Context: an optimization exercise on an open-source flow, tuned for a short achievable clock period and few clock cycles. The choices shown serve that exercise and are no tape-out recipe. Only simulation tests tie the RTL to the original design; equivalence was not proved. The series may have gaps, and a smaller design here may also do less where the tests do not look. No activity file was given, so power comes from the tool's default toggle rates.

**Run 1: routed metal, one color a layer**

(1 px per um) Only two layers are drawn.
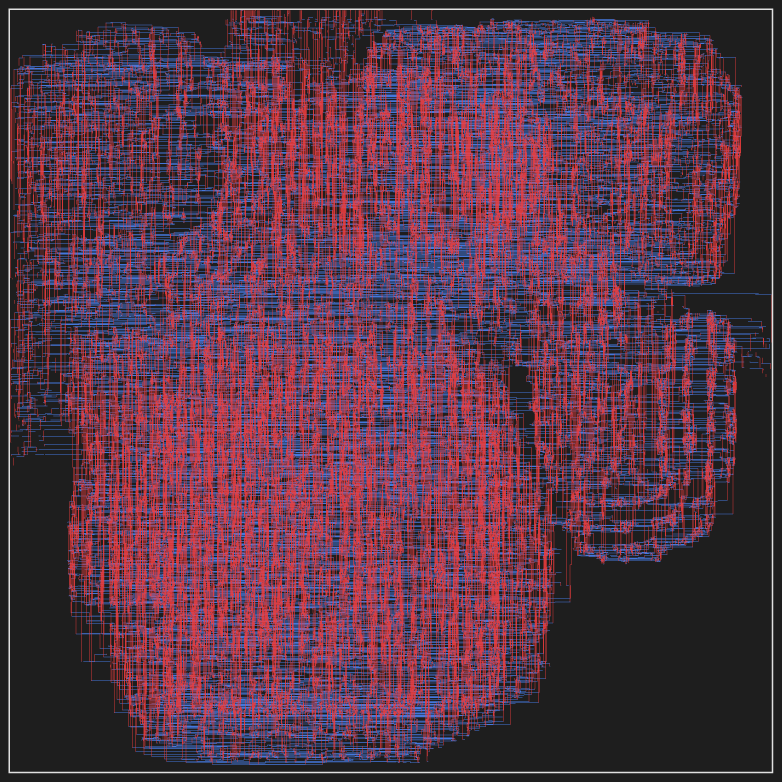
**Run 1: signal wires on met2**

(1 px per um)
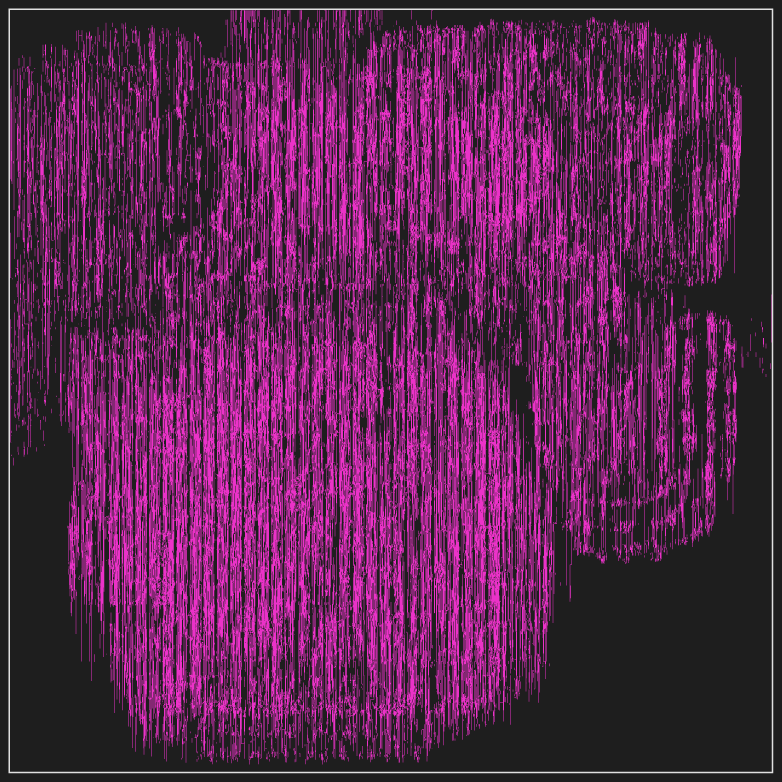
**Run 1: routed metal per tile**

(0.5 px per um) 38 x 38 tiles, from dark blue (low) to red (high), scaled to the fullest tile. Values are wire area over tile area, all layers added.
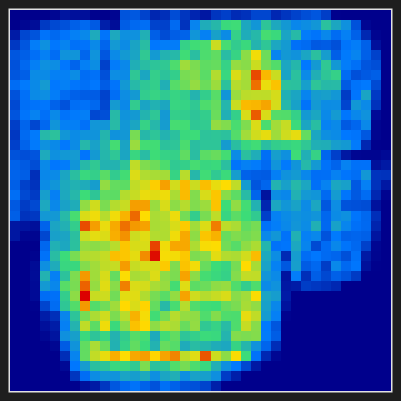
### design.v
module program_counter (
    input             clk,
    input             rst,   
    input             hold,         
    input             redirect,     
    input      [31:0] redirect_pc,
    input             learn,        
    input      [31:0] learn_pc,
    output reg [31:0] pc,
    output reg [31:0] pc_o,
    output            pred_taken,
    output     [31:0] pred_tgt
);
  reg [3:0] valid;
  reg [31:0] tag[0:3];
  reg [31:0] tgt[0:3];
  reg [1:0] victim;
  reg hit;
  reg [31:0] hit_tgt;
  integer i;
  always @(*) begin
    hit = 1'b0;
    hit_tgt = 32'b0;
    for (i = 0; i < 4; i = i + 1)
      if (valid[i] && tag[i] == pc) begin
        hit = 1'b1;
        hit_tgt = tgt[i];
      end
  end
  assign pred_taken = hit;
  assign pred_tgt = hit_tgt;
  wire [31:0] seq = hit ? hit_tgt : pc + 32'd1;
  always @(posedge clk) begin
    if (rst) begin
      pc <= 32'b0;
    end else if (redirect) begin
      pc <= redirect_pc;
    end else if (!hold) begin
      pc <= seq;
    end
  end
  always @(posedge clk) begin
    if (rst) begin
      pc_o <= 32'b0;
    end else begin
      pc_o <= (hold && !redirect) ? pc : (redirect ? redirect_pc : seq);
    end
  end
  always @(posedge clk) begin
    if (rst) begin
      valid  <= 4'b0;
      victim <= 2'd0;
    end else if (learn) begin
      valid[victim] <= 1'b1;
      victim <= victim + 1'b1;
    end
  end
  always @(posedge clk) begin
    if (learn) begin
      tag[victim] <= learn_pc;
      tgt[victim] <= redirect_pc;
    end
  end
endmodule
module decoder (
    input [31:0] instr,
    output [4:0] rs1,
    output [4:0] rs2,
    output [4:0] rd,
    output reg   use_rs1,
    output reg   use_rs2,
    output reg   wr_rd,       
    output reg   is_load,
    output reg   is_store,
    output reg   is_branch,   
    output reg   is_jal,
    output reg   is_jalr,
    output reg   is_div,      
    output reg   is_rem,
    output reg [2:0] br_cond,   
    output reg [3:0] op,        
    output reg   b_imm,         
    output reg   b_pass,        
    output [31:0] zimm,
    output [31:0] simm,
    output [31:0] boff,
    output [31:0] joff,
    output [31:0] lui_val
);
  localparam OP_ADD = 4'd0, OP_SUB = 4'd1, OP_XOR = 4'd2, OP_OR = 4'd3, OP_AND = 4'd4,
             OP_SLL = 4'd5, OP_SRL = 4'd6, OP_SLT = 4'd7, OP_SLTU = 4'd8, OP_MUL = 4'd9,
             OP_PASS = 4'd10, OP_ZERO = 4'd11;
  wire [4:0] opcode = instr[6:2];
  wire [2:0] funct3 = instr[14:12];
  wire [6:0] funct7 = instr[31:25];
  assign rs1 = instr[19:15];
  assign rs2 = instr[24:20];
  assign rd  = instr[11:7];
  assign zimm = {20'b0, instr[31:20]};
  assign simm = {20'b0, instr[31:25], instr[11:7]};
  assign boff = {{20{instr[31]}}, instr[31:25], instr[11:7]};
  assign joff = {{13{instr[31]}}, instr[30:12]};
  assign lui_val = {8'b0, instr[31:20], 12'b0};
  wire rd_nz = (rd != 5'd0);
  always @(*) begin
    use_rs1 = 0;
    use_rs2 = 0;
    wr_rd = 0;
    is_load = 0;
    is_store = 0;
    is_branch = 0;
    is_jal = 0;
    is_jalr = 0;
    is_div = 0;
    is_rem = 0;
    br_cond = 3'd0;
    op = OP_ZERO;
    b_imm = 0;
    b_pass = 0;
    case (opcode)
      5'b01100: begin
        use_rs1 = 1;
        use_rs2 = 1;
        wr_rd = rd_nz;
        if (funct7 == 7'b0000001) begin
          case (funct3)
            3'b000: op = OP_MUL;
            3'b100: begin is_div = rd_nz; wr_rd = 0; end
            3'b110: begin is_div = rd_nz; is_rem = 1; wr_rd = 0; end
            default: op = OP_ADD;
          endcase
        end else begin
          case (funct3)
            3'b000: op = (funct7 == 7'b0100000) ? OP_SUB : OP_ADD;
            3'b100: op = OP_XOR;
            3'b110: op = OP_OR;
            3'b111: op = OP_AND;
            3'b001: op = OP_SLL;
            3'b101: op = (funct7 == 7'b0100000) ? OP_ZERO : OP_SRL;
            3'b010: op = OP_SLT;
            default: op = OP_ZERO;
          endcase
        end
      end
      5'b00100: begin
        wr_rd = rd_nz;
        b_imm = 1;
        case (funct3)
          3'b000, 3'b001: begin op = OP_ADD; use_rs1 = 1; end
          3'b100: begin op = OP_XOR; use_rs1 = 1; end
          3'b011: begin op = OP_SLTU; use_rs1 = 1; end
          default: op = OP_ZERO;
        endcase
      end
      5'b00000: begin
        use_rs1 = 1;
        wr_rd = rd_nz;
        is_load = 1;
      end
      5'b01000: begin
        use_rs1 = 1;
        use_rs2 = 1;
        is_store = 1;
      end
      5'b11000: begin
        use_rs1 = 1;
        use_rs2 = 1;
        is_branch = 1;
        case (funct3)
          3'b000, 3'b010, 3'b011: br_cond = 3'd1;
          3'b001: br_cond = 3'd2;
          3'b100: br_cond = 3'd3;
          3'b101: br_cond = 3'd4;
          default: br_cond = 3'd0;
        endcase
      end
      5'b11011: begin
        is_jal = 1;
        wr_rd = rd_nz;
        op = OP_PASS;
        b_pass = 1;
      end
      5'b11001: begin
        is_jalr = 1;
        use_rs1 = 1;
        wr_rd = rd_nz;
        op = OP_PASS;
        b_pass = 1;
      end
      5'b01101: begin
        wr_rd = rd_nz;
        op = OP_PASS;
        b_pass = 1;
      end
      default: ;
    endcase
  end
endmodule
module alu (
    input  [ 3:0] op,
    input  [31:0] a,
    input  [31:0] b,
    output reg [31:0] y
);
  localparam OP_ADD = 4'd0, OP_SUB = 4'd1, OP_XOR = 4'd2, OP_OR = 4'd3, OP_AND = 4'd4,
             OP_SLL = 4'd5, OP_SRL = 4'd6, OP_SLT = 4'd7, OP_SLTU = 4'd8, OP_MUL = 4'd9,
             OP_PASS = 4'd10, OP_ZERO = 4'd11;
  wire big_shift = |b[31:5];
  always @(*) begin
    case (op)
      OP_ADD:  y = a + b;
      OP_SUB:  y = a - b;
      OP_XOR:  y = a ^ b;
      OP_OR:   y = a | b;
      OP_AND:  y = a & b;
      OP_SLL:  y = big_shift ? 32'b0 : (a << b[4:0]);
      OP_SRL:  y = big_shift ? 32'b0 : (a >> b[4:0]);
      OP_SLT:  y = {31'b0, $signed(a) < $signed(b)};
      OP_SLTU: y = {31'b0, a < b};
      OP_MUL:  y = a * b;
      OP_PASS: y = b;
      default: y = 32'b0;
    endcase
  end
endmodule
module divider (
    input             clk,
    input             rst,   
    input             start,
    input             is_rem,
    input      [31:0] abs_a,
    input      [31:0] abs_b,
    input             neg_q_in,
    input             neg_r_in,
    output reg        busy,
    output            last,
    output     [31:0] result
);
  reg [31:0] quo;    
  reg [31:0] rem;
  reg [31:0] dvs;
  reg        neg_q, neg_r, rem_op;
  reg [3:0] cnt;
  function [4:0] clz(input [31:0] v);
    integer j;
    begin
      clz = 5'd31;
      for (j = 0; j < 32; j = j + 1)
        if (v[j]) clz = 5'd31 - j;
    end
  endfunction
  wire [4:0] dz = clz(abs_b) - clz(abs_a);
  wire [2:0] ncyc_m1 = dz[4:2];                   
  wire [2:0] shq = 3'd7 - ncyc_m1;                
  wire [63:0] aligned = {32'b0, abs_a} << {shq, 2'b00};
  reg [31:0] q_s;
  reg [31:0] r_s;
  reg [32:0] diff;
  integer k;
  always @(*) begin
    q_s = quo;
    r_s = rem;
    for (k = 0; k < 4; k = k + 1) begin
      diff = {r_s, q_s[31]} - {1'b0, dvs};
      if (!diff[32]) r_s = diff[31:0];
      else r_s = {r_s[30:0], q_s[31]};
      q_s = {q_s[30:0], ~diff[32]};
    end
  end
  assign last = busy && (cnt == 4'd0);
  wire [31:0] q_fin = neg_q ? -quo : quo;
  wire [31:0] r_fin = neg_r ? -rem : rem;
  assign result = rem_op ? r_fin : q_fin;
  always @(posedge clk) begin
    if (rst) begin
      busy <= 1'b0;
      cnt  <= 4'd0;
    end else if (start) begin
      busy <= 1'b1;
      cnt  <= {1'b0, ncyc_m1} + 4'd1;
    end else if (busy) begin
      cnt  <= cnt - 1'b1;
      if (cnt == 4'd0) busy <= 1'b0;
    end
  end
  always @(posedge clk) begin
    if (start) begin
      quo    <= aligned[31:0];
      rem    <= aligned[63:32];
      dvs    <= abs_b;
      neg_q  <= neg_q_in;
      neg_r  <= neg_r_in;
      rem_op <= is_rem;
    end else if (busy && cnt != 4'd0) begin
      quo <= q_s;
      rem <= r_s;
    end
  end
endmodule
module register_file (
    input clk,
    input rst,   
    input  [ 4:0] rs1_addr,
    input  [ 4:0] rs2_addr,
    output [31:0] rs1_data,
    output [31:0] rs2_data,
    input        we_a,
    input [ 4:0] rd_a,
    input [31:0] wd_a,
    input        we_b,
    input [ 4:0] rd_b,
    input [31:0] wd_b
);
  reg [31:0] registers[1:31];
  reg [31:1] valid;
  integer i;
  function [31:0] rd_reg(input [4:0] a);
    if (a == 0) rd_reg = 32'b0;
    else if (valid[a]) rd_reg = registers[a];
    else rd_reg = (a == 5'd2) ? 32'h3FF : 32'b0;
  endfunction
  assign rs1_data = rd_reg(rs1_addr);
  assign rs2_data = rd_reg(rs2_addr);
  always @(posedge clk) begin
    for (i = 1; i < 32; i = i + 1) begin
      if (we_a && rd_a == i) registers[i] <= wd_a;
      else if (we_b && rd_b == i) registers[i] <= wd_b;
    end
  end
  always @(posedge clk) begin
    if (rst) begin
      valid <= 31'b0;
    end else begin
      for (i = 1; i < 32; i = i + 1)
        if ((we_a && rd_a == i) || (we_b && rd_b == i)) valid[i] <= 1'b1;
    end
  end
endmodule
module top (
    input wire clk,
    input wire rst,
    output wire [31:0] imem_addr,
    input  wire [31:0] imem_rdata,
    output wire [31:0] dmem_addr,
    output wire [31:0] dmem_wdata,
    output wire        dmem_we,
    input  wire [31:0] dmem_rdata
);
  reg rst_q;
  always @(posedge clk or posedge rst) begin
    if (rst) rst_q <= 1'b1;
    else rst_q <= 1'b0;
  end
  wire        hold;
  wire        redirect;
  wire        learn;
  wire [31:0] redirect_pc;
  wire [31:0] pc_f;
  wire [31:0] pc_o;
  wire        pred_taken_f;
  wire [31:0] pred_tgt_f;
  reg  [31:0] ir;
  reg  [31:0] pc_d;
  reg         valid_d;
  reg         pred_taken_d;
  reg  [31:0] pred_tgt_d;
  reg         valid_e;
  reg         wr_e;         
  reg         load_e;
  reg         div_e;        
  reg         rem_e;
  reg  [ 4:0] rd_e;
  reg  [ 3:0] op_e;
  reg  [31:0] a_e;
  reg  [31:0] b_e;
  reg         byp_a;        
  reg         byp_b;
  reg  [31:0] maddr_e;
  reg  [31:0] wdata_e;
  reg         we_e;
  reg         wr_w;
  reg  [ 4:0] rd_w;
  reg  [31:0] res_w;
  wire rst_f = rst_q && rst;
  program_counter pc_inst (
      .clk(clk),
      .rst(rst_f),
      .hold(hold),
      .redirect(redirect),
      .redirect_pc(redirect_pc),
      .learn(learn),
      .learn_pc(pc_d),
      .pc(pc_f),
      .pc_o(pc_o),
      .pred_taken(pred_taken_f),
      .pred_tgt(pred_tgt_f)
  );
  assign imem_addr = pc_o;
  wire [4:0] rs1, rs2, rd;
  wire use_rs1, use_rs2, wr_rd, is_load, is_store, is_branch, is_jal, is_jalr, is_div, is_rem;
  wire [2:0] br_cond;
  wire [3:0] op;
  wire b_imm, b_pass;
  wire [31:0] zimm, simm, boff, joff, lui_val;
  decoder decoder_inst (
      .instr(ir),
      .rs1(rs1),
      .rs2(rs2),
      .rd(rd),
      .use_rs1(use_rs1),
      .use_rs2(use_rs2),
      .wr_rd(wr_rd),
      .is_load(is_load),
      .is_store(is_store),
      .is_branch(is_branch),
      .is_jal(is_jal),
      .is_jalr(is_jalr),
      .is_div(is_div),
      .is_rem(is_rem),
      .br_cond(br_cond),
      .op(op),
      .b_imm(b_imm),
      .b_pass(b_pass),
      .zimm(zimm),
      .simm(simm),
      .boff(boff),
      .joff(joff),
      .lui_val(lui_val)
  );
  wire [31:0] rf1, rf2;
  wire [31:0] alu_y;
  wire        div_busy, div_last;
  wire [31:0] div_result;
  reg  [ 4:0] div_rd;
  reg         div_kill;
  register_file regfile_inst (
      .clk(clk),
      .rst(rst_q),
      .rs1_addr(rs1),
      .rs2_addr(rs2),
      .rs1_data(rf1),
      .rs2_data(rf2),
      .we_a(wr_w),
      .rd_a(rd_w),
      .wd_a(res_w),
      .we_b(div_last && !div_kill),
      .rd_b(div_rd),
      .wd_b(div_result)
  );
  wire e_wr = valid_e && wr_e;
  wire fe1 = e_wr && (rd_e == rs1);
  wire fe2 = e_wr && (rd_e == rs2);
  wire fw1 = wr_w && (rd_w == rs1);
  wire fw2 = wr_w && (rd_w == rs2);
  wire [31:0] rs1_v = fe1 ? alu_y : (fw1 ? res_w : rf1);
  wire [31:0] rs2_v = fe2 ? alu_y : (fw2 ? res_w : rf2);
  wire le1 = fe1 && load_e;
  wire le2 = fe2 && load_e;
  wire need1 = is_branch || is_jalr || is_load || is_store;   
  wire need2 = is_branch || is_store;                         
  wire dstart = valid_e && div_e;
  wire owe1 = (dstart && rd_e == rs1) || (div_busy && div_rd == rs1);
  wire owe2 = (dstart && rd_e == rs2) || (div_busy && div_rd == rs2);
  wire stall_d = valid_d && (
      (use_rs1 && need1 && le1) ||
      (use_rs2 && need2 && le2) ||
      (use_rs1 && rs1 != 0 && owe1) ||
      (use_rs2 && rs2 != 0 && owe2) ||
      (is_div && (dstart || (div_busy && !div_last))));
  wire fire_d = valid_d && !stall_d;
  wire eq = (rs1_v == rs2_v);
  wire lt = ($signed(rs1_v) < $signed(rs2_v));
  reg  cond;
  always @(*) begin
    case (br_cond)
      3'd1: cond = eq;
      3'd2: cond = !eq;
      3'd3: cond = lt;
      3'd4: cond = !lt;
      default: cond = 1'b0;
    endcase
  end
  wire        taken = is_jal || is_jalr || (is_branch && cond);
  wire [31:0] pc_d1 = pc_d + 32'd1;
  wire [31:0] tgt = is_jalr ? (rs1_v + zimm) : (pc_d + (is_jal ? joff : boff));
  wire mispredict = taken ? (!pred_taken_d || pred_tgt_d != tgt) : pred_taken_d;
  assign redirect = fire_d && mispredict;
  assign redirect_pc = taken ? tgt : pc_d1;
  assign learn = fire_d && is_branch && taken && boff[31] && !pred_taken_d;
  assign hold = stall_d;
  always @(posedge clk) begin
    if (rst_f) begin
      valid_d <= 1'b0;
    end else if (!stall_d) begin
      valid_d <= !redirect;
    end
  end
  always @(posedge clk) begin
    if (!stall_d) begin
      ir <= imem_rdata;
      pc_d <= pc_f;
      pred_taken_d <= pred_taken_f;
      pred_tgt_d <= pred_tgt_f;
    end
  end
  always @(posedge clk) begin
    if (rst_q) begin
      valid_e <= 1'b0;
      we_e <= 1'b0;
      div_e <= 1'b0;
    end else begin
      valid_e <= fire_d;
      we_e <= fire_d && is_store;
      div_e <= fire_d && is_div;
    end
  end
  always @(posedge clk) begin
    wr_e <= wr_rd;
    load_e <= is_load;
    rem_e <= is_rem;
    rd_e <= rd;
    op_e <= op;
    a_e <= rs1_v;
    byp_a <= le1;
    b_e <= b_pass ? ((is_jal || is_jalr) ? pc_d1 : lui_val) : (b_imm ? zimm : rs2_v);
    byp_b <= !b_pass && !b_imm && le2;
    maddr_e <= rs1_v + (is_store ? simm : zimm);
    wdata_e <= rs2_v;
  end
  assign dmem_addr = maddr_e;
  assign dmem_wdata = wdata_e;
  assign dmem_we = we_e;
  wire [31:0] a_x = byp_a ? res_w : a_e;
  wire [31:0] b_x = byp_b ? res_w : b_e;
  alu alu_inst (
      .op(op_e),
      .a (a_x),
      .b (b_x),
      .y (alu_y)
  );
  wire [31:0] abs_a = a_x[31] ? -a_x : a_x;
  wire [31:0] abs_b = b_x[31] ? -b_x : b_x;
  wire        b_zero = (b_x == 32'b0);
  wire        div_fast = b_zero || (abs_a < abs_b);
  wire [31:0] div_fast_val = rem_e ? a_x : {32{b_zero}};
  wire        dstart_slow = dstart && !div_fast;
  divider div_inst (
      .clk(clk),
      .rst(rst_q),
      .start(dstart_slow),
      .is_rem(rem_e),
      .abs_a(abs_a),
      .abs_b(abs_b),
      .neg_q_in(a_x[31] ^ b_x[31]),
      .neg_r_in(a_x[31]),
      .busy(div_busy),
      .last(div_last),
      .result(div_result)
  );
  always @(posedge clk) begin
    if (rst_q) begin
      div_kill <= 1'b0;
    end else if (dstart_slow) begin
      div_kill <= 1'b0;
    end else if (div_busy && wr_w && rd_w == div_rd) begin
      div_kill <= 1'b1;
    end
  end
  always @(posedge clk) begin
    if (dstart_slow) div_rd <= rd_e;
  end
  always @(posedge clk) begin
    if (rst_q) begin
      wr_w <= 1'b0;
    end else begin
      wr_w <= e_wr || (dstart && div_fast);
    end
  end
  always @(posedge clk) begin
    rd_w <= rd_e;
    res_w <= load_e ? dmem_rdata : (div_e ? div_fast_val : alu_y);
  end
endmodule
### run.sh
#!/bin/bash
# synth_recipe.tcl (not shown) runs the flow's synth.tcl, then flattens the netlist and writes it again
# the make line also repeats each setting of config.mk as NAME=value (left out here)
make -C /OpenROAD-flow-scripts/flow DESIGN_CONFIG=/design/flow/config.mk WORK_HOME=/design/flow/orfs CLKGATE_MAP_FILE= SYNTH_SCRIPT=/design/flow/synth_recipe.tcl finish
### config.mk
export PLATFORM = sky130hd
export DESIGN_NAME = top
export DESIGN_NICKNAME = top
export VERILOG_FILES = /design/flow/design.v
export SDC_FILE = /design/flow/constraint.sdc
export NUM_CORES = 4
export LEC_CHECK = 0
export CAP_MARGIN = 20
export CORE_MARGIN = 2
export CORE_UTILIZATION = 22
export PLACE_DENSITY = 0.3
export SLEW_MARGIN = 20
### constraint.sdc
create_clock -name core_clock -period 145.0 [get_ports {clk}]
set_input_delay 29.0000 -clock core_clock [delete_from_list [all_inputs] [get_ports {clk}]]
set_output_delay 29.0000 -clock core_clock [all_outputs]
set_load 0.01 [all_outputs]
==> metrics.md, run 1 <==
| Metric | Value |
|---|---|
| Max cap viols | 0 |
| Pre-antenna DRT Iters | 10 |
| Root buf cell | clkbuf_16 |
| Leakage | 52.4 nW |
| Worst Path Buf+Inv | 1 |
| Final Hold Fails | 0 |
| Top delay family on crit path | buffers and inverters |
| Synth top cells by count | nand2_1, o21ai_0, edfxtp_1 |
| Simple-gate area share of the yosys netlist | 0.145 |
| Synthesized area | 126,000 um^2 |
| CP max-delay cell | clkdlybuf4s50_1 |
| Commonest non-fill, non-tap cell in the layout | nand2_1 |
| Largest register FFs | 992 |
| Setup Viol. Count Final | 0 |
| Critical path endpoint | imem_addr[8] |
| Final #Nets | 14.7k |
| Post-route insts no fill | 21.5k |
| Seq. cell area | 49,300 um^2 |
| Pre-CTS setup slack | 114,210 ps |
| H-tree depth | 4 |
| Largest net degree at the start of global routing | 69 |
| Flops & latches, synth | 1,739 |
| Post-synth top area share | 0.344 |
| R2R setup slack | 123,970 ps |
| Worst vdd ir | 0.0194 mV |
| Clk Latency, worst-skew pair | 1040 ps |
| Cts hold-fix bufs | 0 |
| DRC viols | 0 |
| Gr ovfl total | 0 |
| Post-DP HPWL | 596 mm |
| Total clock sinks | 1,739 |
| FF-to-FF path depth | 66 |
| WS Path Type | flip-flop to output port |
| Status | timing/DRC/antenna clean |
| Setup crit start | pc_inst.pc_o[8] |
| Number of flops mapped to enable cells by yosys | 1,447 |
| RSZ-0062 raised after global routing | false |
| Synth-to-layout area growth | 16.8% |
| Placed cell area | 140,000 um^2 |
| Type of origin of the critical path | flip-flop |
| Placed Cells | 21.1k |
| Hold_sp | rd_e[2] |
| Post-synthesis instance total | 13.9k |
| # port buffers | 160 |
| Synthesis Warnings | 39 |
| CTS clk-pin slew, worst paths | 60 ps |
| Synth unique cells | 106 |
| CP Capture Type | output port |
| Worst hold margin | 418 ps |
| Die Y | 762 um |
| Crit-path cells | clkdlybuf4s50_1 |
| Pwr dens | 10.9 nW/um^2 |
| Worst hold path type | flip-flop to flip-flop |
| Max Fanout on Critical Path | 1 |
Testbench counts for the RTL of run 1, summed over its fixed seeds: cycles 38,045.
## Picture notes: 'routed metal, one color a layer'
- met1: blue (wire length 373 mm)
- met2: red (wire length 364 mm)
routed wire length: 855 mm
Vias: 121k
Total GRT Usage: 0.283
Avg WL per Cell: 39.7 um

## Picture notes: 'signal wires on met2'
- share of all routed wire: 43%
- longest straight run: 229 um
- wire length on this layer: 364 mm
- nets with wire on the layer: 11,764
GR Util met2: 0.427

## Picture notes: 'routed metal per tile'
- densest ninth of the die: center
- nearly empty tiles: 16%
- tiles over half the peak: 27%
- emptiest ninth of the die: south-east

-- run 1: routing by layer --
layer / part of all wire / global-route usage / vias up / routed length [um]
met5: 0.00012 / 0 / - / 99
met4: 0.053 / 0.122 / 16 / 45100
met3: 0.085 / 0.0575 / 1467 / 72900
met2: 0.43 / 0.427 / 7245 / 364000
met1: 0.44 / 0.390 / 62584 / 373000
li1: - / - / 50164 / -
-- run 1: power by group --
group | leakage [nW] | switching (W) | internal [W]
combinational | 32.9 | 0.000309 | 0.000130
clock | 3.79 | 0.000263 | 0.000347
sequential | 15.7 | 0.0000156 | 0.000548
-- run 1: layout make-up --
cell class              instances  share of cell area
diodes                         45            0.000763
clock buffers                 312              0.0440
clock inverters               126             0.00866
inverters                     746              0.0190
multi-input cells           10250               0.487
flip-flops and latches       1739               0.334
well taps                    7560              0.0641
repair buffers                761              0.0421
-- run 1: stage by stage --
step	power, W	utilization
final	0.00161	0.258
after global routing	0.00166	0.258
after CTS	0.00162	0.257
after detailed placement	0.00100	0.244
after global placement	0.00100	0.244
after floorplan	0.000805	-
-- run 1: cell families after synthesis --
logic type,after synthesis
xor+xnor,665
compound gates,4075
buf+inv,1874
mux,445
fa+ha+maj,902
simple gates,4162
other cells,1
flops,1739
==> run 1 -> run 2 <==
--- a/design.v
+++ b/design.v
@@ -5,61 +5,96 @@
     input             redirect,     
     input      [31:0] redirect_pc,
-    input             learn,        
-    input      [31:0] learn_pc,
+    input      [31:0] instr,        
+    input             lp_hit,       
+    input             lp_taken,
+    input      [31:0] lp_tgt,
     output reg [31:0] pc,
-    output reg [31:0] pc_o,
-    output            pred_taken,
-    output     [31:0] pred_tgt
+    output reg [31:0] pc_o
 );
-  reg [3:0] valid;
-  reg [31:0] tag[0:3];
-  reg [31:0] tgt[0:3];
-  reg [1:0] victim;
-  reg hit;
-  reg [31:0] hit_tgt;
-  integer i;
-  always @(*) begin
-    hit = 1'b0;
-    hit_tgt = 32'b0;
-    for (i = 0; i < 4; i = i + 1)
-      if (valid[i] && tag[i] == pc) begin
-        hit = 1'b1;
-        hit_tgt = tgt[i];
-      end
-  end
-  assign pred_taken = hit;
-  assign pred_tgt = hit_tgt;
-  wire [31:0] seq = hit ? hit_tgt : pc + 32'd1;
-  always @(posedge clk) begin
-    if (rst) begin
-      pc <= 32'b0;
-    end else if (redirect) begin
-      pc <= redirect_pc;
-    end else if (!hold) begin
-      pc <= seq;
-    end
-  end
-  always @(posedge clk) begin
-    if (rst) begin
-      pc_o <= 32'b0;
-    end else begin
-      pc_o <= (hold && !redirect) ? pc : (redirect ? redirect_pc : seq);
-    end
-  end
+  wire [31:0] np, np_o, np_r, np_o_r;
+  next_pc np_inst (
+      .pc(pc),
+      .hold(hold),
+      .redirect(redirect),
+      .redirect_pc(redirect_pc),
+      .instr(instr),
+      .lp_hit(lp_hit),
+      .lp_taken(lp_taken),
+      .lp_tgt(lp_tgt),
+      .npc(np)
+  );
+  next_pc np_o_inst (
+      .pc(pc),
+      .hold(hold),
+      .redirect(redirect),
+      .redirect_pc(redirect_pc),
+      .instr(instr),
+      .lp_hit(lp_hit),
+      .lp_taken(lp_taken),
+      .lp_tgt(lp_tgt),
+      .npc(np_o)
+  );
+  reset_gate rg_inst (
+      .rst(rst),
+      .d(np),
+      .q(np_r)
+  );
+  reset_gate rg_o_inst (
+      .rst(rst),
+      .d(np_o),
+      .q(np_o_r)
+  );
   always @(posedge clk) begin
-    if (rst) begin
-      valid  <= 4'b0;
-      victim <= 2'd0;
-    end else if (learn) begin
-      valid[victim] <= 1'b1;
-      victim <= victim + 1'b1;
-    end
+    pc <= np_r;
+    pc_o <= np_o_r;
   end
-  always @(posedge clk) begin
-    if (learn) begin
-      tag[victim] <= learn_pc;
-      tgt[victim] <= redirect_pc;
+endmodule
+module next_pc (
+    input  [31:0] pc,
+    input         hold,
+    input         redirect,
+    input  [31:0] redirect_pc,
+    input  [31:0] instr,
+    input         lp_hit,
+    input         lp_taken,
+    input  [31:0] lp_tgt,
+    output [31:0] npc
+);
+  function [9:0] add10(input [9:0] x, input [9:0] y);
+    reg [9:0] g, p, gn, pn;
+    integer i, d;
+    begin
+      g = x & y;
+      p = x ^ y;
+      for (d = 1; d < 10; d = d * 2) begin
+        gn = g;
+        pn = p;
+        for (i = d; i < 10; i = i + 1) begin
+          gn[i] = g[i] | (p[i] & g[i-d]);
+          pn[i] = p[i] & p[i-d];
+        end
+        g = gn;
+        p = pn;
+      end
+      add10 = (x ^ y) ^ {g[8:0], 1'b0};
     end
-  end
+  endfunction
+  wire [31:0] early = redirect ? redirect_pc : (hold ? pc : ((lp_hit & lp_taken) ? lp_tgt : pc + 32'd1));
+  wire go = ~redirect & ~hold & ~lp_hit;
+  wire op110 = instr[6] & instr[5] & ~instr[4];
+  wire jal = op110 & instr[3] & instr[2];                           
+  wire jr0 = op110 & instr[3] & ~instr[2] & (instr[19:15] == 5'd0);   
+  wire bbr = op110 & ~instr[3] & ~instr[2] & (instr[31] | (instr[14:12] == 3'b001));
+  wire [9:0] tgt_j = add10(pc[9:0], instr[21:12]);
+  wire [9:0] tgt_b = add10(pc[9:0], {instr[29:25], instr[11:7]});
+  assign npc[31:10] = early[31:10];
+  assign npc[9:0] = (go & jal) ? tgt_j : ((go & bbr) ? tgt_b : ((go & jr0) ? instr[29:20] : early[9:0]));
+endmodule
+module reset_gate (
+    input         rst,
+    input  [31:0] d,
+    output [31:0] q
+);
+  assign q = rst ? 32'b0 : d;
 endmodule
 module decoder (
@@ -237,5 +272,5 @@
     output     [31:0] result
 );
-  reg [31:0] quo;    
+  reg [35:0] quo;    
   reg [31:0] rem;
   reg [31:0] dvs;
@@ -251,8 +286,25 @@
   endfunction
   wire [4:0] dz = clz(abs_b) - clz(abs_a);
-  wire [2:0] ncyc_m1 = dz[4:2];                   
-  wire [2:0] shq = 3'd7 - ncyc_m1;                
-  wire [63:0] aligned = {32'b0, abs_a} << {shq, 2'b00};
-  reg [31:0] q_s;
+  reg  [2:0] ncyc_m1;                             
+  always @(*) begin
+    if (dz < 5'd6) ncyc_m1 = 3'd0;
+    else if (dz < 5'd12) ncyc_m1 = 3'd1;
+    else if (dz < 5'd18) ncyc_m1 = 3'd2;
+    else if (dz < 5'd24) ncyc_m1 = 3'd3;
+    else if (dz < 5'd30) ncyc_m1 = 3'd4;
+    else ncyc_m1 = 3'd5;
+  end
+  reg [67:0] aligned;                             
+  always @(*) begin
+    case (ncyc_m1)
+      3'd0: aligned = {36'b0, abs_a} << 30;
+      3'd1: aligned = {36'b0, abs_a} << 24;
+      3'd2: aligned = {36'b0, abs_a} << 18;
+      3'd3: aligned = {36'b0, abs_a} << 12;
+      3'd4: aligned = {36'b0, abs_a} << 6;
+      default: aligned = {36'b0, abs_a};
+    endcase
+  end
+  reg [35:0] q_s;
   reg [31:0] r_s;
   reg [32:0] diff;
@@ -261,13 +313,13 @@
     q_s = quo;
     r_s = rem;
-    for (k = 0; k < 4; k = k + 1) begin
-      diff = {r_s, q_s[31]} - {1'b0, dvs};
+    for (k = 0; k < 6; k = k + 1) begin
+      diff = {r_s, q_s[35]} - {1'b0, dvs};
       if (!diff[32]) r_s = diff[31:0];
-      else r_s = {r_s[30:0], q_s[31]};
-      q_s = {q_s[30:0], ~diff[32]};
+      else r_s = {r_s[30:0], q_s[35]};
+      q_s = {q_s[34:0], ~diff[32]};
     end
   end
   assign last = busy && (cnt == 4'd0);
-  wire [31:0] q_fin = neg_q ? -quo : quo;
+  wire [31:0] q_fin = neg_q ? -quo[31:0] : quo[31:0];
   wire [31:0] r_fin = neg_r ? -rem : rem;
   assign result = rem_op ? r_fin : q_fin;
@@ -286,6 +338,6 @@
   always @(posedge clk) begin
     if (start) begin
-      quo    <= aligned[31:0];
-      rem    <= aligned[63:32];
+      quo    <= aligned[35:0];
+      rem    <= aligned[67:36];
       dvs    <= abs_b;
       neg_q  <= neg_q_in;
@@ -305,4 +357,8 @@
     output [31:0] rs1_data,
     output [31:0] rs2_data,
+    input  [ 4:0] rs3_addr,
+    input  [ 4:0] rs4_addr,
+    output [31:0] rs3_data,
+    output [31:0] rs4_data,
     input        we_a,
     input [ 4:0] rd_a,
@@ -322,4 +378,6 @@
   assign rs1_data = rd_reg(rs1_addr);
   assign rs2_data = rd_reg(rs2_addr);
+  assign rs3_data = rd_reg(rs3_addr);
+  assign rs4_data = rd_reg(rs4_addr);
   always @(posedge clk) begin
     for (i = 1; i < 32; i = i + 1) begin
@@ -354,15 +412,14 @@
   wire        hold;
   wire        redirect;
-  wire        learn;
   wire [31:0] redirect_pc;
   wire [31:0] pc_f;
   wire [31:0] pc_o;
-  wire        pred_taken_f;
-  wire [31:0] pred_tgt_f;
+  wire        lp_hit;
+  wire        lp_taken;
+  wire [31:0] lp_tgt;
   reg  [31:0] ir;
   reg  [31:0] pc_d;
   reg         valid_d;
-  reg         pred_taken_d;
-  reg  [31:0] pred_tgt_d;
+  reg         lp_hit_d;     
   reg         valid_e;
   reg         wr_e;         
@@ -389,10 +446,10 @@
       .redirect(redirect),
       .redirect_pc(redirect_pc),
-      .learn(learn),
-      .learn_pc(pc_d),
+      .instr(imem_rdata),
+      .lp_hit(lp_hit),
+      .lp_taken(lp_taken),
+      .lp_tgt(lp_tgt),
       .pc(pc_f),
-      .pc_o(pc_o),
-      .pred_taken(pred_taken_f),
-      .pred_tgt(pred_tgt_f)
+      .pc_o(pc_o)
   );
   assign imem_addr = pc_o;
@@ -428,5 +485,6 @@
       .lui_val(lui_val)
   );
-  wire [31:0] rf1, rf2;
+  wire [31:0] rf1, rf2, rf3, rf4;
+  wire [4:0]  lp_rs1, lp_rs2;
   wire [31:0] alu_y;
   wire        div_busy, div_last;
@@ -441,4 +499,8 @@
       .rs1_data(rf1),
       .rs2_data(rf2),
+      .rs3_addr(lp_rs1),
+      .rs4_addr(lp_rs2),
+      .rs3_data(rf3),
+      .rs4_data(rf4),
       .we_a(wr_w),
       .rd_a(rd_w),
@@ -484,9 +546,67 @@
   wire [31:0] pc_d1 = pc_d + 32'd1;
   wire [31:0] tgt = is_jalr ? (rs1_v + zimm) : (pc_d + (is_jal ? joff : boff));
-  wire mispredict = taken ? (!pred_taken_d || pred_tgt_d != tgt) : pred_taken_d;
+  wire [31:0] next_d = taken ? tgt : pc_d1;
+  wire mispredict = (next_d != pc_f);
   assign redirect = fire_d && mispredict;
-  assign redirect_pc = taken ? tgt : pc_d1;
-  assign learn = fire_d && is_branch && taken && boff[31] && !pred_taken_d;
+  assign redirect_pc = next_d;
   assign hold = stall_d;
+  reg  [1:0]  lb_valid;
+  reg  [31:0] lb_pc  [0:1];
+  reg  [4:0]  lb_r1  [0:1];
+  reg  [4:0]  lb_r2  [0:1];
+  reg  [2:0]  lb_cond[0:1];
+  reg  [31:0] lb_tgt [0:1];
+  reg         lb_victim;
+  wire lb_hit0 = lb_valid[0] && (lb_pc[0] == pc_f);
+  wire lb_hit1 = lb_valid[1] && (lb_pc[1] == pc_f);
+  wire lb_sel = lb_hit1;
+  assign lp_rs1 = lb_sel ? lb_r1[1] : lb_r1[0];
+  assign lp_rs2 = lb_sel ? lb_r2[1] : lb_r2[0];
+  wire [2:0] lp_cond = lb_sel ? lb_cond[1] : lb_cond[0];
+  assign lp_tgt = lb_sel ? lb_tgt[1] : lb_tgt[0];
+  wire d_add = (op == 4'd0) && !b_pass && !le1 && !(le2 && !b_imm);
+  wire [31:0] d_val = rs1_v + (b_imm ? zimm : rs2_v);
+  function [32:0] lp_value(input [4:0] r, input [31:0] rf);
+    if (valid_d && (wr_rd || is_div) && rd == r) lp_value = {d_add && !is_div, d_val};
+    else if (valid_e && (wr_e || div_e) && rd_e == r) lp_value = {!load_e && !div_e, alu_y};
+    else if (wr_w && rd_w == r) lp_value = {1'b1, res_w};
+    else if (div_busy && div_rd == r) lp_value = {1'b0, rf};
+    else lp_value = {1'b1, rf};
+  endfunction
+  wire [32:0] lpv1 = lp_value(lp_rs1, rf3);
+  wire [32:0] lpv2 = lp_value(lp_rs2, rf4);
+  wire lp_eq = (lpv1[31:0] == lpv2[31:0]);
+  wire lp_lt = ($signed(lpv1[31:0]) < $signed(lpv2[31:0]));
+  reg  lp_c;
+  always @(*) begin
+    case (lp_cond)
+      3'd1: lp_c = lp_eq;
+      3'd2: lp_c = !lp_eq;
+      3'd3: lp_c = lp_lt;
+      3'd4: lp_c = !lp_lt;
+      default: lp_c = 1'b0;
+    endcase
+  end
+  assign lp_hit = (lb_hit0 || lb_hit1) && lpv1[32] && lpv2[32];
+  assign lp_taken = lp_c;
+  wire lb_learn = fire_d && is_branch && boff[31] && !lp_hit_d;
+  always @(posedge clk) begin
+    if (rst_q) begin
+      lb_valid <= 2'b0;
+      lb_victim <= 1'b0;
+    end else if (lb_learn) begin
+      lb_valid[lb_victim] <= 1'b1;
+      lb_victim <= !lb_victim;
+    end
+  end
+  always @(posedge clk) begin
+    if (lb_learn) begin
+      lb_pc[lb_victim] <= pc_d;
+      lb_r1[lb_victim] <= rs1;
+      lb_r2[lb_victim] <= rs2;
+      lb_cond[lb_victim] <= br_cond;
+      lb_tgt[lb_victim] <= tgt;
+    end
+  end
   always @(posedge clk) begin
     if (rst_f) begin
@@ -500,6 +620,5 @@
       ir <= imem_rdata;
       pc_d <= pc_f;
-      pred_taken_d <= pred_taken_f;
-      pred_tgt_d <= pred_tgt_f;
+      lp_hit_d <= lp_hit;
     end
   end
--- a/config.mk
+++ b/config.mk
@@ -6,7 +6,7 @@
 export NUM_CORES = 4
 export LEC_CHECK = 0
-export CAP_MARGIN = 20
+export CAP_MARGIN = 40
 export CORE_MARGIN = 2
 export CORE_UTILIZATION = 22
 export PLACE_DENSITY = 0.3
-export SLEW_MARGIN = 20
+export SLEW_MARGIN = 40
**Run 2: routed metal, one color a layer**

(1 px per um) Only two layers are drawn.
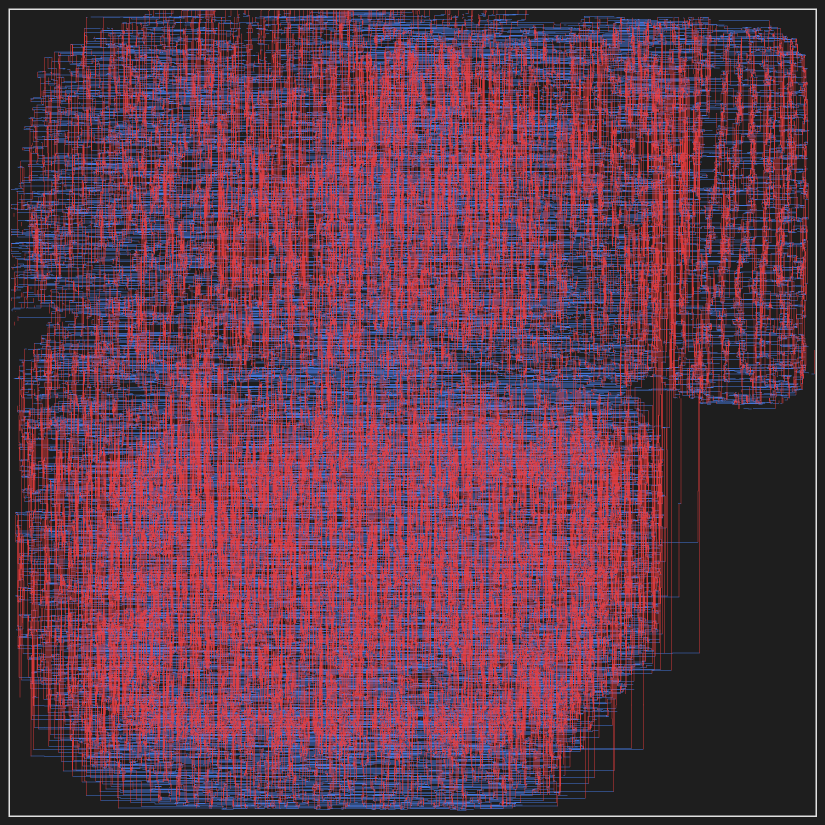
- met2: red (wire length 494 mm)
- met1: blue (wire length 498 mm)
Vias: 159k
Avg WL per Cell: 47.7 um
routed wire length: 1220 mm

**Run 2: critical path on the layout**

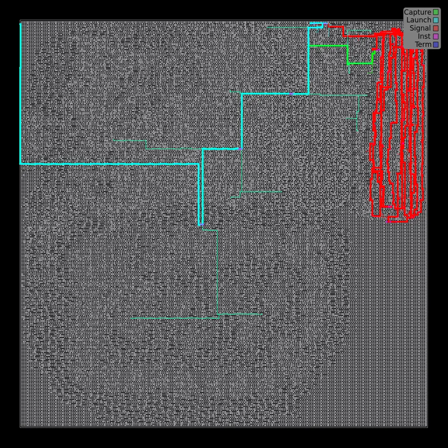
Total Neg Setup Slack: 0 ps
Util after Layout: 0.261
Final min period: 32,060 ps

==> run 2 against run 1 <==
Effect of this change: still clean on timing, DRC and antenna; clock power decreased by 6.1%; combinational power increased by 61%; clock skew increased by 7.1 ps; cell count increased by 18%; count of clock-buffer cells in the layout down 39; sequential power decreased by 8.5%; utilization up 0.35 points.
==> metrics.md, run 2 <==
| Metric | Value |
|---|---|
| Status | timing/DRC/antenna clean |
| Largest class | multi-input combinational cells |
| CTS clk-pin slew, worst paths | 60 ps (about the same) |
| Top delay family on crit path | compound AO/OA/AOI/OAI gates |
| DRC viols | 0 (unchanged) |
| Critical path endpoint | div_inst.rem[3] |
| Sequential share of the synthesized area | 0.316 |
| FFs w/ async S/R, synth | 0.000635 |
| Pre-antenna DRT Iters | 14 (+4) |
| Commonest non-fill, non-tap cell in the layout | nand2_1 |
| Leakage | 59.2 nW (+13%) |
| Type of origin of the critical path | flip-flop |
| Synth top cells by count | nand2_1, o21ai_0, edfxtp_1 |
| Detail Route Antenna Nets | 0 |
| Total CTS buffers | 214 |
| Worst hold margin | 471 ps (+53.3 ps) |
| Worst Path Buf+Inv | 8 (+7) |
| Synthesis Warnings | 40 (+2.6%) |
| Post-synth top area share | 0.280 (-0.0641) |
| CP max-delay cell | edfxtp_1 |
| Hold_sp | lb_valid[1] |
| Sequential cell area share | 0.268 (-0.0669) |
| Non-clock buffer count | 1,117 (+47%) |
| Post-CTS Setup Bufs | 0 |
| Most common cell in the netlist | nand2_1 |
| Final Power | 0.00180 W (+11%) |
| R2R setup slack | 112,940 ps (-11,030 ps) |
| # port buffers | 160 (unchanged) |
| Setup crit start | div_inst.dvs[1] |
| Area occupied by multi-input gates | 91,400 um^2 |
| Post-route insts no fill | 25.5k (+18%) |
| Largest net degree at the start of global routing | 73 (+5.8%) |
| Worst vdd ir | 0.0317 mV (+63%) |
| Root buf cell | clkbuf_16 |
| CP Capture Type | flip-flop |
| Pre-CTS setup slack | 112,220 ps (-1990 ps) |
| Seq. cell area | 44,800 um^2 (-9.3%) |
| Post-CTS sizing | 0 |
| WS Path Type | flip-flop to flip-flop |
| Worst hold path type | flip-flop to flip-flop |
| Pwr dens | 10.7 nW/um^2 (-1.8%) |
| Fraction of area in multi-input gates | 0.547 (+0.0597) |
| Gr ovfl total | 0 (unchanged) |
| Clock-cell share of area | 0.0424 (-0.0102) |
| Cts hold-fix bufs | 0 (unchanged) |
| Max Fanout on Critical Path | 36 (+35) |
| NonClk Buf Share | 0.0568 (+0.0146) |
| Multi-input gate count | 12.8k (+25%) |
| Synth area leaders | edfxtp_1, nand2_1, fa_1, o21ai_0, ha_1 |
| Final #Nets | 17.7k (+20%) |
| Total GRT Usage | 0.360 (+0.0772) |
| Synth-to-layout area growth | 18.4% |
| Ports | 163 |
| Placed Cells | 24.9k (+18%) |
| Clk Latency, worst-skew pair | 1080 ps (+40 ps) |
| Tapcells | 8,584 (+14%) |
| Total clock sinks | 1,574 (-9.5%) |
| Post-synth top area cell | edfxtp_1 |
| Synthesized area | 141,000 um^2 (+12%) |
| Most frequent cells in the layout | nand2_1, o21ai_0, edfxtp_1 |
| Post-synthesis instance total | 16.6k (+20%) |
| Final Hold Fails | 0 (unchanged) |
| Placed cell area | 160,000 um^2 (+14%) |
| H-tree depth | 4 (unchanged) |
| CLK BUF | 273 (-13%) |
| FF-to-FF path depth | 108 (+64%) |
| Number of flops mapped to enable cells by yosys | 1,317 (-9.0%) |
| Max cap viols | 0 (unchanged) |
| ANT cells | 154 (+240%) |
| Largest register FFs | 992 (unchanged) |
| Setup Viol. Count Final | 0 (unchanged) |
| Inverters | 900 (+21%) |
| Post-DP HPWL | 852 mm (+43%) |
| Flops & latches, synth | 1,574 (-9.5%) |
| Synth unique cells | 115 (+8.5%) |
| Die Y | 805 um (+5.7%) |
| RSZ-0062 raised after global routing | false |
| Max clock buf depth | 4 |
| FF+latch count | 1,574 (-9.5%) |
Testbench counts for the RTL of run 2, summed over its fixed seeds: cycles 36,545.
[run 2: changes by cell type in the layout (fill, tap and decap cells not counted), moves of 130 or more]
cell,delta
a21oi_1,+183
a221oi_1,+192
a22o_1,+206
a22oi_1,+656
buf_4,+285
edfxtp_1,-130
ha_1,+153
inv_1,+162
nand2_1,+264
nand3_1,+146
[run 2: power by group]
group          internal (W)  total, W  leakage, nW  switching (W)
Combinational      0.000200  0.000708         41.6       0.000508
Clock              0.000323  0.000573         3.44       0.000250
Sequential         0.000498  0.000515         14.1      0.0000160
Total               0.00102   0.00180         59.2       0.000774
[run 2: cells by family (layout without fill, tap and decap cells)]
family,count (synthesis),after routing,synth area share
AO/OA/AOI/OAI,5596,5596,0.267
AND/OR/NAND/NOR,4895,4895,0.154
buffers and inverters,2249,2411,0.0607
flip-flops,1574,1574,0.316
adder cells (fa/ha/maj),1062,1062,0.117
XOR/XNOR,730,730,0.0455
multiplexers,490,490,0.0405
other,1,155,0.0000265
[run 2: metal layers]
layer,wire [um],global-route usage,part of all wire
met1,498000,0.464,0.41
met2,494000,0.512,0.41
met3,131000,0.124,0.11
met4,92600,0.222,0.076
met5,848,0.00424,0.00070
==> run 2 -> run 3 <==
==> flow/run.sh (new file) <==
#!/bin/bash
# Own layout flow: the standard flow, except that after placement the
# buffers buffer_ports put on the I/O ports (the smallest delay buffer) are
# replaced with sky130_fd_sc_hd__buf_4 and the placement is legalized again.
# Each tool's output goes to its own log in the work folder.
set -euo pipefail
RES=orfs/results/$FLOW_PLATFORM/top/base
bash standard.sh synth floorplan place > std_place.log 2>&1
PLACE_ODB=$RES/3_place.odb PLACE_SDC=$RES/3_place.sdc \
  LIB=$FLOW_HOME/platforms/sky130hd/lib/sky130_fd_sc_hd__tt_025C_1v80.lib \
  PORT_BUF=sky130_fd_sc_hd__buf_4 \
  openroad -no_init -exit flow/ports.tcl > ports.log 2>&1
bash standard.sh finish > std_finish.log 2>&1
test -f out/final.def
==> flow/ports.tcl (new file) <==
# Upsize the buffers that buffer_ports put on the I/O ports (the standard flow
# leaves the smallest delay buffer there), then legalize the placement again.
set odb $::env(PLACE_ODB)
read_liberty $::env(LIB)
read_db $odb
read_sdc $::env(PLACE_SDC)
set n 0
foreach inst [get_cells {input* output*}] {
  set m [get_property [get_lib_cells -of_objects $inst] name]
  if {[string match "sky130_fd_sc_hd__clkdlybuf*" $m] || [string match "sky130_fd_sc_hd__buf_*" $m] || [string match "sky130_fd_sc_hd__clkbuf_*" $m] || [string match "sky130_fd_sc_hd__dlygate*" $m]} {
    replace_cell $inst $::env(PORT_BUF)
    incr n
  }
}
puts "ports.tcl: replaced $n port buffers with $::env(PORT_BUF)"
detailed_placement
check_placement -verbose
write_db $odb
==> standard.sh (new file) <==
#!/bin/bash
# synth_recipe.tcl (not shown) runs the flow's synth.tcl, then flattens the netlist and writes it again
# the make line also repeats each setting of config.mk as NAME=value (left out here)
make -C /OpenROAD-flow-scripts/flow DESIGN_CONFIG=/design/flow/config.mk WORK_HOME=/design/flow/orfs CLKGATE_MAP_FILE= SYNTH_SCRIPT=/design/flow/synth_recipe.tcl "${@:-finish}"
--- a/config.mk
+++ b/config.mk
@@ -6,7 +6,8 @@
 export NUM_CORES = 4
 export LEC_CHECK = 0
-export CAP_MARGIN = 40
+export CAP_MARGIN = 20
 export CORE_MARGIN = 2
 export CORE_UTILIZATION = 22
 export PLACE_DENSITY = 0.3
-export SLEW_MARGIN = 40
+export SLEW_MARGIN = 20
+export SYNTH_HIERARCHICAL = 1
removed: run.sh
**Run 3: routed metal per tile**

(0.5 px per um) 21 x 21 tiles, from dark blue (low) to red (high), scaled to the fullest tile. Values are wire area over tile area, all layers added.
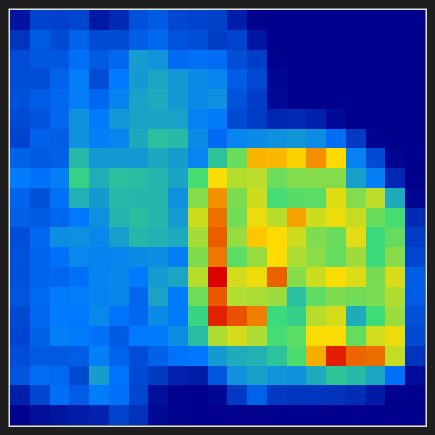
- nearly empty tiles: 16%
- emptiest ninth of the die: north-east
- tiles over half the peak: 22%
- mean over tiles: 0.29
- densest ninth of the die: center
Avg WL per Cell: 45.8 um
routed wire length: 1160 mm
Vias: 158k

**Run 3: routed metal, one color a layer**

(1 px per um) Only two layers are drawn.
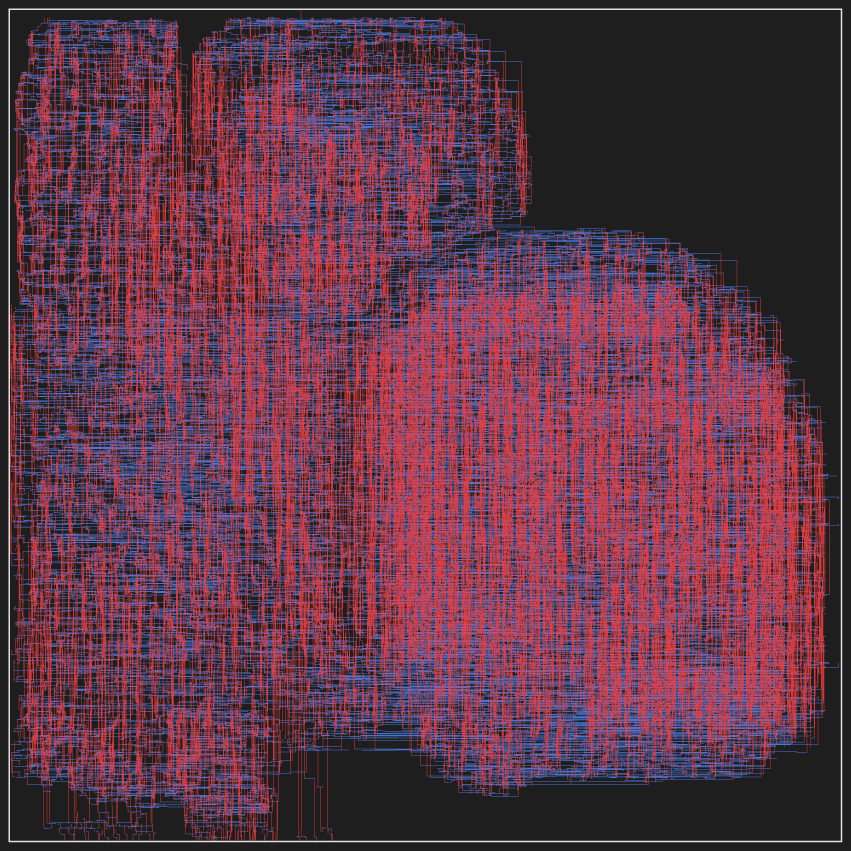
- met1: blue (wire length 466 mm)
- met2: red (wire length 482 mm)

==> run 3 against run 2 <==
Effect of this change: total power down 13%; highest routed layer unchanged; die area up 6.4%; now fails the layout checks on capacitance limit; critical endpoint is now imem_addr[5]; hold slack better by 3.5 ps.
==> metrics.md, run 3 <==
| Metric | Value |
|---|---|
| Top delay family on crit path | flip-flops |
| P_int | 0.000964 W (-5.7%) |
| Final #Nets | 17.2k (-3.1%) |
| Worst Path Buf+Inv | 1 (-7) |
| Critical path endpoint | imem_addr[5] |
| Post-CTS sizing | 0 (unchanged) |
| H-tree depth | 4 (unchanged) |
| Hold_sp | rd_e[0] |
| Setup Viol. Count Final | 0 (unchanged) |
| Worst vdd ir | 0.0271 mV (-15%) |
| Commonest non-fill, non-tap cell in the layout | edfxtp_1 |
| Max Fanout on Critical Path | 1 (-97%) |
| Gate power share | 0.293 (-0.101) |
| Status | failed layout checks |
| Switching Share | 0.386 (-0.0448) |
| Sequential Power Share | 0.333 (+0.047) |
| Synthesized area | 150,000 um^2 (+6.5%) |
| RSZ-0062 raised after global routing | false |
| M1 GR Usage | 0.404 (-0.0602) |
| Ports | 163 (unchanged) |
| WS Path Type | flip-flop to output port |
| Max clock buf depth | 4 (unchanged) |
| Largest register FFs | 992 (unchanged) |
| Worst hold path type | flip-flop to flip-flop |
| Post-route insts no fill | 25.3k (-0.79%) |
| FF-to-FF path depth | 84 (-22%) |
| Final min period | 30,450 ps (-1620 ps) |
| Detail Route Antenna Nets | 0 (unchanged) |
| P_sw | 0.000607 W (-22%) |
| Synthesis Warnings | 46 (+15%) |
| M3 GR Usage | 0.118 (-0.00626) |
| Fail Reasons | capacitance limit |
| CP Capture Type | output port |
| Gr ovfl total | 0 (unchanged) |
| Total GRT Usage | 0.320 (-0.0399) |
| Max cap viols | 1 (+1) |
| Largest net degree at the start of global routing | 69 (-5.5%) |
| Total clock sinks | 1,606 (+2.0%) |
| Total CTS buffers | 225 (+5.1%) |
| Placed cell area | 167,000 um^2 (+4.4%) |
| GR Util met2 | 0.469 (-0.0430) |
| Pwr dens | 9.02 nW/um^2 (-16%) |
| Pre-antenna DRT Iters | 12 (-2) |
| DRC viols | 0 (unchanged) |
run 3: changes by cell type in the layout (fill, tap and decap cells not counted), moves of 67 or more:
cell,before,now
a221oi_1,504,699
buf_4,876,985
ha_1,636,703
nor2_1,966,1189
a22o_1,430,642
a22oi_1,956,738
o21ai_0,1593,537
a21o_1,114,211
clkdlybuf4s50_1,160,0
mux2_2,146,1234
nand2_1,2279,970
run 3: area by class of cell:
type	count	area, um^2
inverters	899	3380
repair buffers	1005	7760
flip-flops and latches	1606	45400
clock buffers	282	6010
multi-input cells	12226	98600
clock inverters	138	1400
diodes	142	355
fillers	73434	507000
well taps	8997	11300
run 3: per-stage QoR:
stage / hold WS, ps / setup slack, ps / utilization / power (W)
after floorplan: 345 / 114200 / - / 0.000765
after global placement: 458 / 113090 / 0.244 / 0.000984
after detailed placement: 467 / 113120 / 0.245 / 0.000981
after CTS: 481 / 114450 / 0.255 / 0.00157
after global routing: 505 / 114420 / 0.255 / 0.00161
final: 475 / 114550 / 0.256 / 0.00157
run 3: metal layers:
layer | wire length [um] | vias to the layer above
met4 | 79700 | 74
met2 | 482000 | 12227
met3 | 128000 | 3917
li1 | - | 60890
met5 | 2110 | -
met1 | 466000 | 80487

[static timing again, ports no longer ideal]
No port has a modelled driver above. Below, the same layouts with a new extraction and two added sets of constraints.
Step 1 (the two cells are an assumption about what drives the block):
set clk [get_ports {clk}]
set_driving_cell -lib_cell sky130_fd_sc_hd__clkbuf_16 $clk
set_driving_cell -lib_cell sky130_fd_sc_hd__buf_2 [delete_from_list [all_inputs] $clk]
Step 2 also shifts input and output timing later by t, the mid clock arrival at the registers, as if the neighbouring blocks saw the same clock.
Three values: ideal ports, drivers, drivers and shift; two values: the first two.
run | t (ns) | setup slack, ns | hold WS [ns] | worst setup path after step 2
run 1 | 1.106 | 113.977 / 113.845 / 114.282 | 0.418 / 0.418 / 0.418 | input to register
run 2 | 1.131 | 112.935 / 112.935 / 112.634 | 0.471 / 0.471 / 0.471 | input to register
run 3 | 1.144 | 114.551 / 114.410 / 113.608 | 0.475 / 0.475 / 0.475 | input to register
The setup slack of run 3, which loses most, moves by -0.141 ns with the drivers and by -0.943 ns with both steps.
